Context: an optimization exercise on an open-source flow, tuned for small area and a short achievable clock period. The choices shown serve that exercise and are no tape-out recipe.
Where RTL was checked, it was by simulation tests only, not by an equivalence proof against the original.
Not every run is shown, and edits may drop behaviour that the tests do not exercise.
The RTL of run 2 was laid out without a check of its function.

`flow/design.v`:
```
module P_MUL(
	in_1,
	in_2,
	in_3,
	in_valid,
	rst_n,
	clk,
    out_valid,
	out
);
input [46:0] in_1, in_2;
input [47:0] in_3;
input in_valid, rst_n, clk;
output logic out_valid;
output logic [95:0] out;
logic in_valid_1, in_valid_1_comb;
logic [46:0] in_1_reg, in_1_comb, in_2_reg, in_2_comb;
logic [47:0] in_3_reg, in_3_comb;
logic [47:0] in_a_comb, in_a_reg;
logic [47:0] in_b_comb, in_b_reg;
logic in_valid_2;
logic in_valid_3;
logic [31:0] p1, p2, p3, p4, p5, p6, p7, p8, p9;
logic [31:0] p1_comb, p2_comb, p3_comb, p4_comb, p5_comb, p6_comb, p7_comb, p8_comb, p9_comb;
logic [95:0] p1_shift, p2_shift, p3_shift; 
logic [95:0] p4_shift, p5_shift, p6_shift; 
logic [95:0] p7_shift, p8_shift, p9_shift; 
logic [95:0] out_comb;
assign in_1_comb = (in_valid) ? in_1 : 0;
assign in_2_comb = (in_valid) ? in_2 : 0;
assign in_3_comb = (in_valid) ? in_3 : 0;
always_ff @(posedge clk or negedge rst_n) begin 
    if(!rst_n)
        in_1_reg <= 0;
    else
        in_1_reg <= in_1_comb;
end
always_ff @(posedge clk or negedge rst_n) begin 
    if(!rst_n)
        in_2_reg <= 0;
    else
        in_2_reg <= in_2_comb;
end
always_ff @(posedge clk or negedge rst_n) begin 
    if(!rst_n)
        in_3_reg <= 0;
    else
        in_3_reg <= in_3_comb;
end
always_ff @(posedge clk or negedge rst_n) begin 
    if(!rst_n)
        in_valid_1 <= 0;
    else
        in_valid_1 <= in_valid;
end
assign in_a_comb = in_1_reg + in_2_reg;
assign in_b_comb = in_3_reg;
always_ff @(posedge clk or negedge rst_n) begin 
    if(!rst_n)
        in_valid_2 <= 0;
    else
        in_valid_2 <= in_valid_1;
end
always_ff @(posedge clk or negedge rst_n) begin 
    if(!rst_n)
        in_a_reg <= 0;
    else
        in_a_reg <= in_a_comb;
end
always_ff @(posedge clk or negedge rst_n) begin 
    if(!rst_n)
        in_b_reg <= 0;
    else
        in_b_reg <= in_b_comb;
end
assign p1_comb = in_a_reg[15:0] * in_b_reg[15:0];
assign p2_comb = in_a_reg[31:16] * in_b_reg[15:0];
assign p3_comb = in_a_reg[47:32] * in_b_reg[15:0];
assign p4_comb = in_a_reg[15:0] * in_b_reg[31:16];
assign p5_comb = in_a_reg[31:16] * in_b_reg[31:16];
assign p6_comb = in_a_reg[47:32] * in_b_reg[31:16];
assign p7_comb = in_a_reg[15:0] * in_b_reg[47:32];
assign p8_comb = in_a_reg[31:16] * in_b_reg[47:32];
assign p9_comb = in_a_reg[47:32] * in_b_reg[47:32];
always_ff @(posedge clk or negedge rst_n) begin 
    if(!rst_n)
        in_valid_3 <= 0;
    else
        in_valid_3 <= in_valid_2;
end
always_ff @(posedge clk or negedge rst_n) begin 
    if(!rst_n) begin
        p1 <= 0;
        p2 <= 0;
        p3 <= 0;
        p4 <= 0;
        p5 <= 0;
        p6 <= 0;
        p7 <= 0;
        p8 <= 0;
        p9 <= 0;
    end else begin
        p1 <= p1_comb;
        p2 <= p2_comb;
        p3 <= p3_comb;
        p4 <= p4_comb;
        p5 <= p5_comb;
        p6 <= p6_comb;
        p7 <= p7_comb;
        p8 <= p8_comb;
        p9 <= p9_comb;
    end
end
always_ff @(posedge clk or negedge rst_n) begin 
    if(!rst_n)
        out_valid <= 0;
    else
        out_valid <= in_valid_3;
end
assign p1_shift = p1;
assign p2_shift = p2 << 16;
assign p3_shift = p3 << 32;
assign p4_shift = p4 << 16;
assign p5_shift = p5 << 32;
assign p6_shift = p6 << 48;
assign p7_shift = p7 << 32;
assign p8_shift = p8 << 48;
assign p9_shift = p9 << 64;
assign out_comb = (p1_shift + p2_shift + p3_shift) + (p4_shift + p5_shift + p6_shift) + (p7_shift + p8_shift + p9_shift);
always_ff @(posedge clk or negedge rst_n) begin 
    if(!rst_n)
        out <= 0;
    else
        out <= out_comb;
end
endmodule
```
`flow/run.sh`:
```
#!/bin/bash
# synth_recipe.tcl (not shown) runs the flow's synth.tcl, then flattens the netlist and writes it again
# the make line also repeats each setting of config.mk as NAME=value (left out here)
make -C /OpenROAD-flow-scripts/flow DESIGN_CONFIG=/design/flow/config.mk WORK_HOME=/design/flow/orfs CLKGATE_MAP_FILE= SYNTH_SCRIPT=/design/flow/synth_recipe.tcl finish
```
`flow/config.mk`:
```
export PLATFORM = sky130hd
export DESIGN_NAME = P_MUL
export DESIGN_NICKNAME = P_MUL
export VERILOG_FILES = /design/flow/design.v
export SDC_FILE = /design/flow/constraint.sdc
export NUM_CORES = 4
export LEC_CHECK = 0
export CAP_MARGIN = 20
export CORE_MARGIN = 2
export CORE_UTILIZATION = 40
export SLEW_MARGIN = 20
```
`flow/constraint.sdc`:
```
create_clock -name core_clock -period 8.0 [get_ports {clk}]
set_input_delay 1.6000 -clock core_clock [delete_from_list [all_inputs] [get_ports {clk}]]
set_output_delay 1.6000 -clock core_clock [all_outputs]
set_load 0.01 [all_outputs]
```
### Floorplan with the power grid, run 1

Bar = 200 um. Pins as bars on the die edge. Tap cells in gray.
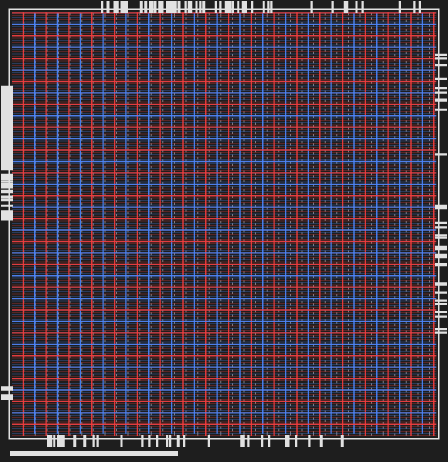
VSS: in red. VDD: in blue.
3,366 tap cells. 37 straps on met4. 242 signal pins sit on the boundary. 186 met1 rails follow the rows. The core has 185 rows.

### Cell classes on the final placement, run 1

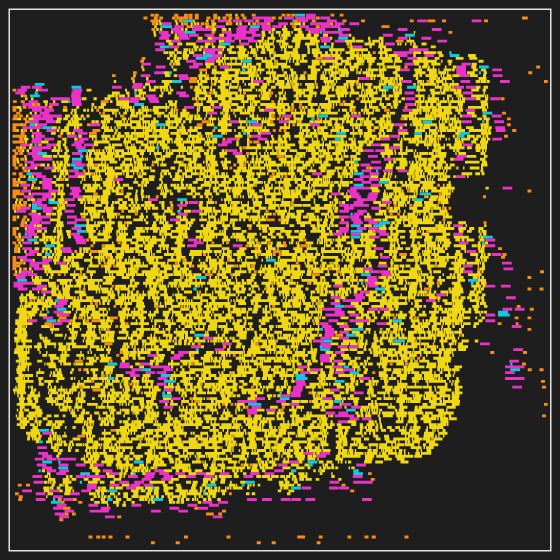
sequential cells: in magenta, cells 626. remaining logic cells: in yellow, cells 9,551. remaining buffers and delay cells: in orange, cells 483. clock drivers and dummy loads: in cyan, cells 160.

### Clock wires, drivers and flops, run 1

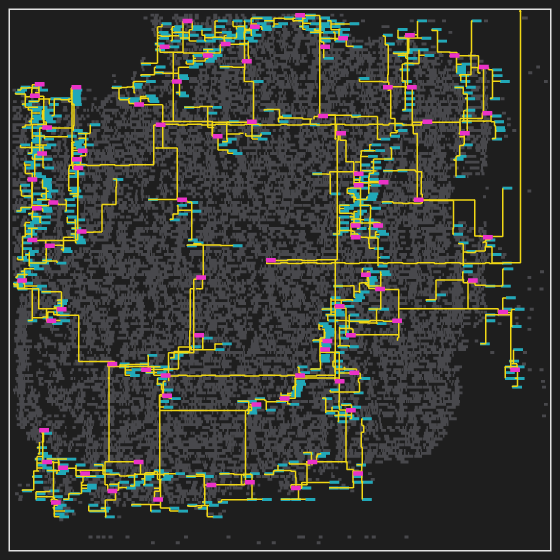
clock-net drivers: in magenta, count 86. flip-flops: in cyan, count 626. clock wires: in yellow, length 11,900 um.
Position of the flops: all over the die. There are 87 routed clock nets.

==> run 1: logic make-up after synthesis <==
group / synth area share (%)
AND/OR/NAND/NOR: 15.11
adder cells (fa/ha/maj): 50.36
buffers and inverters: 9.747
XOR/XNOR: 3.086
AO/OA/AOI/OAI: 6.357
flip-flops: 15.33
==> run 1: stage by stage <==
step	area, um^2	std cells
global placement	108900	14030
detailed placement	108900	14030
global route	111900	14190
floorplan	102200	10730
CTS	111900	14190
finish	111900	14190
==> run 1: worst paths after layout <==
path,startpoint,to,slack (ns),depth (start not counted)
setup reg to reg,in_a_reg[4],p1[31],0.73,23
hold / removal,p1[14],out[14],0.34,0
setup / recovery,in_a_reg[4],p1[31],0.73,23
min in group asynchronous,rst_n,out[21],0.88,1
hold reg to reg,p1[14],out[14],0.34,0
max in group asynchronous,rst_n,p6[16],5.42,3
==> run 1: routing by layer <==
layer / global-route usage, % / share of wire, % / vias to the layer above
met4: 7.765 / 3.7 / 12
met2: 37.49 / 47 / 2223
met3: 4.070 / 6.7 / 498
met1: 30.95 / 43 / 37740
li1: - / - / 32490
met5: 0 / 0.028 / -
==> run 1: area by class of cell <==
type	instances	share of cell area, %
clock buffer	109	2.089
antenna	6	0.01341
multi-input combinational	7451	68.39
clock inverter	51	0.6014
sequential	626	14.02
timing repair buffer	483	4.086
tap	3366	3.763
inverter	2100	7.042
==> run 1: worst max-delay path: stages, from the launching register on <==
cell	delay [ns]
dfrtp_1	1.08
buf_4	0.28
nand2_1	0.07
fa_1	0.51
inv_1	0.05
fa_1	0.53
ha_1	0.14
inv_1	0.05
fa_1	0.46
fa_1	0.56
inv_1	0.05
fa_1	0.44
ha_1	0.33
o21ai_0	0.20
nand2b_1	0.13
nand3_1	0.12
o21ai_1	0.11
a221o_1	0.43
a311oi_2	0.38
o21ai_1	0.29
o21a_1	0.32
a221o_1	0.31
a21oi_1	0.18
xnor2_1	0.13
==> flow_summary_export.csv, run 1 <==
group,metric,value,unit
status,outcome,"no timing/DRC/antenna violations",
synth,synth_edf_count,0,
finish,regArea,0.01569,mm^2
clock_network,cts_hold_buf,0,
global_route,grt_pass1_vias,79460,
floorplanning,ioPinCount,242,
synth,ys_ff_latch,626,
synth,synth_area,0.1022,mm^2
finish,fillers,24310,
synth,synth_cell_type_count,77,
clock_network,clk_path_buf_depth,3,
worst_setup_path,cp_max_fo,19,
clock_network,cts_resized,0,
timing,finClkSkew,0.04858,ns
global_route,grt.overflow.total,0,
finish,layout_commonest_cell,"inv_1",
finish,synthToLayoutAreaGrowth,9.557,%
min_path,hold_class,"reg -> reg",
finish,final_core_utilization,44.04,%
floorplanning,fp.dieH,509.4,um
place,dp_hpwl,237000,um
place,place.gp.congestion,0.9261,
clock_network,post_cts_buffers,0,
clock_network,cts-root-buf,"clkbuf_16",
floorplanning,core_area,0.2542,mm^2
finish,drive_gt1_share,4.131,%
global_route,grt_use_total,23.01,%
drt,first_pass_iters,6,
finish,final_cell_mix,"2,100 x inv_1, 1,876 x fa_1, 1,405 x nand2_1",
timing,period_share,90.90,%
drt,viasPerCell,5.141,
place,dp_slack,0.7207,ns
timing,tightest_slew,1.206,ns
timing,rsz0062_at_grt,"false",
timing,finalSetupViolations,0,
timing,slew_headroom,19.62,%
drt,drc,0,
synth,ys.flop_type,"dfrtp_1",
synth,synth.top_cells.by_area,"fa_1 37%, dfrtp_1 15%, ha_1 14%",
worst_setup_path,arrival,7.94,ns
timing,timing.hold.ws,0.3450,ns
synth,synth.most_common_cell,"inv_1",
floorplanning,fp.dieW,509.4,um
synth,synthCells,10730,
clock_network,ctsHtreeMaxLevel,3,
floorplanning,rows,185,
finish,multi_input_area,0.07655,mm^2
worst_setup_path,crit_type,"reg -> reg",
timing,clock.fmax,137.5,MHz
synth,yosysWarnings,1,
synth,yosysSeqAreaShare,15.33,%
run,maxCapViolCount,0,
worst_setup_path,endpoint_kind,"flip-flop",
finish,largest_register_ffs,96,
global_route,antenna_found_initial,26,
clock_network,cts.sinks,626,
timing,hold_violations,0,
drt,ant_nets,0,
worst_setup_path,cp.required,8.67,ns
synth,yosys.area.top_type_share,36.76,%
synth,yosysTopAreaCell,"fa_1",
clock_network,cts_buffers,86,
finish,nets,13880,
finish,regMostFlops,"out",
timing,slew_violations,0,
global_route,grt_pass1_wl,460000,um
synth,synthTopCellsByCount,"2,100 x inv_1, 1,876 x fa_1, 1,405 x nand2_1",
worst_setup_path,cp-start-kind,"flip-flop",
timing,setup-tns-final,0,ns
global_route,grt_max_degree,150,
place,portBuffers,241,
drt,num_vias,72960,
clock_network,worstSkewPairLatency,0.77,ns
timing,fin_crit,7.272,ns
clock_network,cts.clk_slew.worst_paths,0.07,ns
floorplanning,start_util,40.20,%
floorplanning,die-area,0.2595,mm^2
drt,wl_per_cell,20.56,um
synth,synth.avg_cell_area,9.524,um^2
timing,fin_ws,0.7280,ns
drt,wl,291700,um
drt,drtIter0Drc,4706,
clock_network,cts_tree,"done",
synth,synthArstFlopShare,100.0,%
--- run 2: outline of the changes from run 1 ---
flow/design.v: 136 -> 6028 lines; modules unchanged: 0
  P_MUL: edited, 136 -> 6020 lines
  pm_fa: new, 4 lines
  pm_ha: new, 4 lines
==> module pm_ha as of run 2 <==
module pm_ha(input a, input b, output s, output co);
assign s = a ^ b;
assign co = a & b;
endmodule
==> module pm_fa as of run 2 <==
module pm_fa(input a, input b, input c, output s, output co);
assign s = a ^ b ^ c;
assign co = (a & b) | (a & c) | (b & c);
endmodule
--- a/flow/config.mk
+++ b/flow/config.mk
@@ -6,6 +6,8 @@
 export NUM_CORES = 4
 export LEC_CHECK = 0
+export ABC_AREA = 1
 export CAP_MARGIN = 20
 export CORE_MARGIN = 2
 export CORE_UTILIZATION = 40
 export SLEW_MARGIN = 20
+export SYNTH_HIERARCHICAL = 1
### Wiring by layer, run 2

Only two layers are drawn.
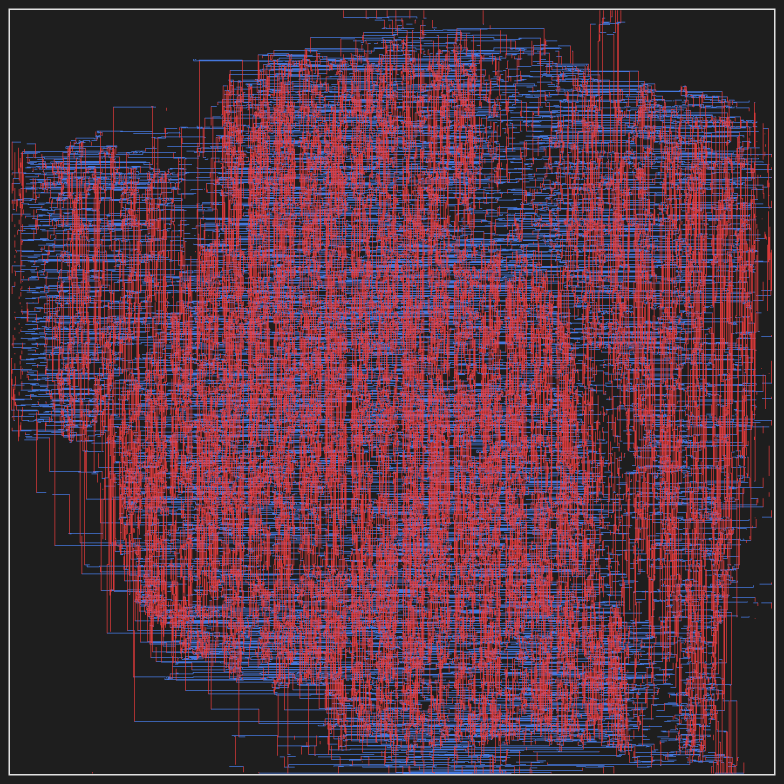
M2: in red, wire length 126 mm. M1: in blue, wire length 107 mm.

### Clock wires, drivers and flops, run 2

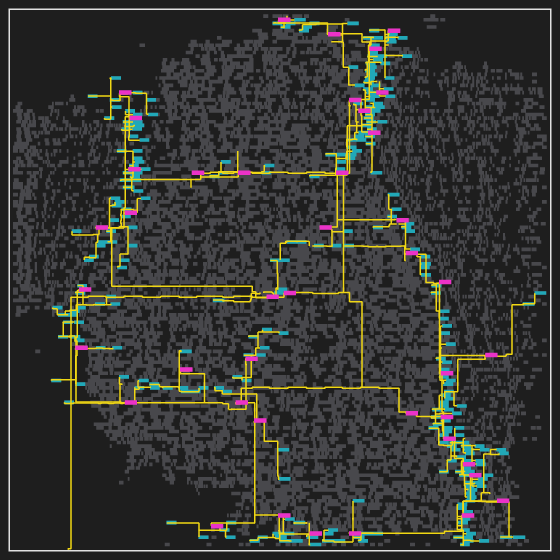
flip-flops: in cyan, count 289. clock wires: in yellow, length 5,660 um. clock-net drivers: in magenta, count 42.
Position of the flops: all over the die.

### Routing congestion, run 2

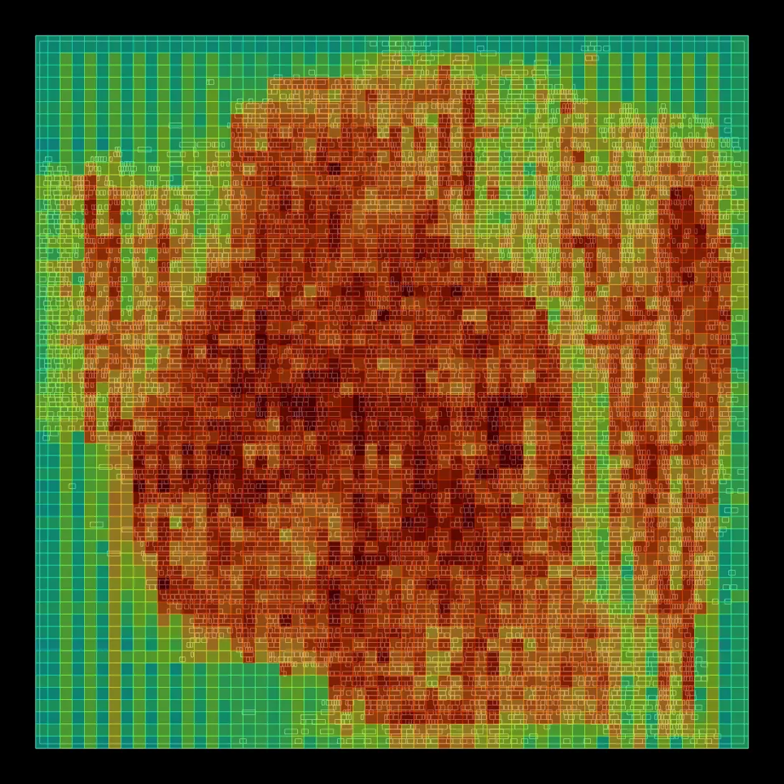
Util after Layout: 43.75%
grt met2 use: 54.68%
drt wl/cell: 31.78 um

==> run 2 against run 1 <==
Sequential share of layout area fell by 5.5 points. Non-clock buffer count fell by 68. Global-route usage rose by 14 points. Setup slack better by 1.2 ns. Highest routed layer unchanged.
==> flow_summary_export.csv, run 2 <==
group,metric,value,unit
status,outcome,"no timing/DRC/antenna violations",
worst_setup_path,crit_type,"reg -> reg",
worst_setup_path,endpoint_kind,"flip-flop",
drt,wl,304800,um
floorplanning,fp.dieH,403,um
drt,drtIter0Drc,8362,
worst_setup_path,worst-path-buf-inv,3,
floorplanning,ioPinCount,242,
synth,ys.flop_type,"dfxtp_1",
place,place.gp.congestion,1.053,
synth,synth_edf_count,0,
synth,yosys.area.top_type_share,34.74,%
place,portBuffers,241,
timing,tightest_slew,1.226,ns
clock_network,cts_resized,0,
clock_network,cts.clk_slew.worst_paths,0.06,ns
global_route,grt_max_degree,52,
timing,slew_headroom,18.24,%
worst_setup_path,cp_max_fo,34,
finish,fillers,15660,
finish,final_cell_mix,"1,371 x nand2_1, 1,231 x xor2_1, 1,128 x o22ai_1",
timing,finalSetupViolations,0,
floorplanning,rows,146,
global_route,grt.overflow.total,0,
timing,finClkSkew,0.03983,ns
drt,first_pass_iters,12,
worst_setup_path,slowest_delay,0.78,ns
clock_network,post_cts_buffers,0,
min_path,hp-start,"v1",
worst_setup_path,r2r_cells,14,
worst_setup_path,reg2reg_to,"yq[44]",
synth,synth.top_cells.by_area,"fa_1 35%, xor2_1 17%, o22ai_1 11%",
timing,clock.fmax,163.4,MHz
synth,yosysWarnings,7,
clock_network,clk_path_buf_depth,3,
timing,period_share,76.52,%
floorplanning,core_area,0.1582,mm^2
timing,setup-tns-final,0,ns
clock_network,ctsHtreeMaxLevel,2,
worst_setup_path,critPathTopFamily,"adder cells",
synth,synthArstFlopShare,0.6920,%
drt,drc,0,
floorplanning,start_util,40.25,%
timing,fin_crit,6.122,ns
drt,num_vias,59870,
timing,timing.hold.ws,0.3507,ns
finish,final_area,0.06922,mm^2
min_path,min_path_cells,0,
synth,synthCells,7622,
finish,layout_commonest_cell,"nand2_1",
clock_network,cts_hold_buf,0,
global_route,grt_pass1_vias,61110,
floorplanning,fp.dieW,403,um
synth,synth.avg_cell_area,8.355,um^2
min_path,hold_path_end,"v2",
worst_setup_path,arrival,6.64,ns
timing,slew_violations,0,
global_route,grt_use_total,37.02,%
synth,synth_cell_type_count,42,
synth,ys_ff_latch,289,
synth,synth_area,0.06368,mm^2
worst_setup_path,cp-start-kind,"flip-flop",
global_route,use_met1,43.83,%
global_route,top_usage_layer,"met2",
drt,ant_nets,0,
worst_setup_path,cp_slowest_cell,"dfxtp_2",
global_route,met3_usage,16.21,%
finish,nets,8934,
run,maxCapViolCount,0,
synth,synthTopCellsByCount,"1,372 x nand2_1, 1,232 x xor2_1, 1,128 x o22ai_1",
place,dp_hpwl,221100,um
place,dpl-instance-area,0.06766,mm^2
worst_setup_path,path_cells,"nand2_1, inv_1, nor2_1, inv_1, buf_12, o22ai_1, xor2_1, fa_1, fa_1, fa_1, fa_1, fa_1, fa_1, fa_1",
global_route,grt_pass1_wl,434500,um
min_path,hold_class,"reg -> reg",
finish,largest_register_ffs,96,
timing,rsz0062_at_grt,"false",
finish,synthToLayoutAreaGrowth,8.690,%
[run 2: changes by cell type after synthesis, sizes merged, moves of 276 or more]
cell,delta
ha,-899
inv,-1282
o22ai,+1118
dfxtp,+287
and2,-1199
xor2,+1107
fa,-771
buf,+276
dfrtp,-624
[run 2: final cells by class]
cell class | count | area (um^2) | share of cell area (%)
Tap cell | 2072 | 2592 | 3.746
Antenna cell | 13 | 32.53 | 0.04700
Inverter | 820 | 3078 | 4.447
Sequential cell | 289 | 5883 | 8.500
Clock inverter | 27 | 301.5 | 0.4357
Multi-Input combinational cell | 5904 | 52220 | 75.44
Clock buffer | 51 | 1177 | 1.701
Timing Repair Buffer | 415 | 3934 | 5.683
[run 2: how the worst max path moves through the flow]
| stage | start | endpoint | slack, ns |
|---|---|---|---|
| finish | c_r[1] | yq[44] | 1.88 |
| global route | c_r[1] | yq[45] | 1.83 |
| CTS | c_r[11] | yq[45] | 2.07 |
| detailed placement | c_r[11] | yq[45] | 2.10 |
| global placement | c_r[15] | yq[62] | 2.02 |
| floorplan | c_r[13] | yq[45] | 3.32 |
[run 2: metrics by stage]
step / setup slack (ns) / instances
3_5_place_dp: 2.095 / 9498
5_1_grt: 1.825 / 9578
3_3_place_gp: 2.023 / 9491
4_1_cts: 2.072 / 9576
6_report: 1.878 / 9591
2_1_floorplan: 3.319 / 7645
[run 2: per-module statistics from Yosys (local to each module, per instance)]
module,cells inside,flip-flops and latches,cell area (um^2)
pm_ha,1,0,12.51
P_MUL,6448,289,40700
pm_fa,1,0,20.02
[run 2: cell families after synthesis]
group                    count (synthesis)  synth area share (%)
AND/OR/NAND/NOR                       1956                 12.43
buffers and inverters                 1452                 9.460
AO/OA/AOI/OAI                         1370                 13.08
adder cells (fa/ha/maj)               1317                 38.90
XOR/XNOR                              1237                 17.01
flip-flops                             289                 9.101
other                                    1              0.005889
[run 2: routing by layer]
layer,part of all wire [%],vias to the layer above
li1,-,24250
met1,35,28960
met2,41,5173
met3,15,1459
met4,8.3,30
met5,0.13,-

-- port drivers added, routing unchanged --
The flow's constraints put no driver on any port. The routed layouts listed below were extracted and timed again, unchanged, in two steps. Step 1 sets driving cells, clkbuf_16 on the clock port and buf_2 on the other inputs (assumed; they add their load-dependent delay and slew). Step 2, shift: input delay + t, output delay - t, t = (earliest + latest rising clock arrival at the registers) / 2. This alone moves slack from input paths to output paths. Three values: no drivers, after step 1, after step 2; two values: the first two.
run	t, ns	setup WS [ns]	slew at the worst register clock pin (ns)	cell pins on the clock port's net
run 1	0.839	0.728 / 0.728 / 0.728	0.07 / 0.07	1
run 2	0.732	1.878 / 1.878 / 1.878	0.07 / 0.07	1
After both steps setup and hold are still met in every run listed.
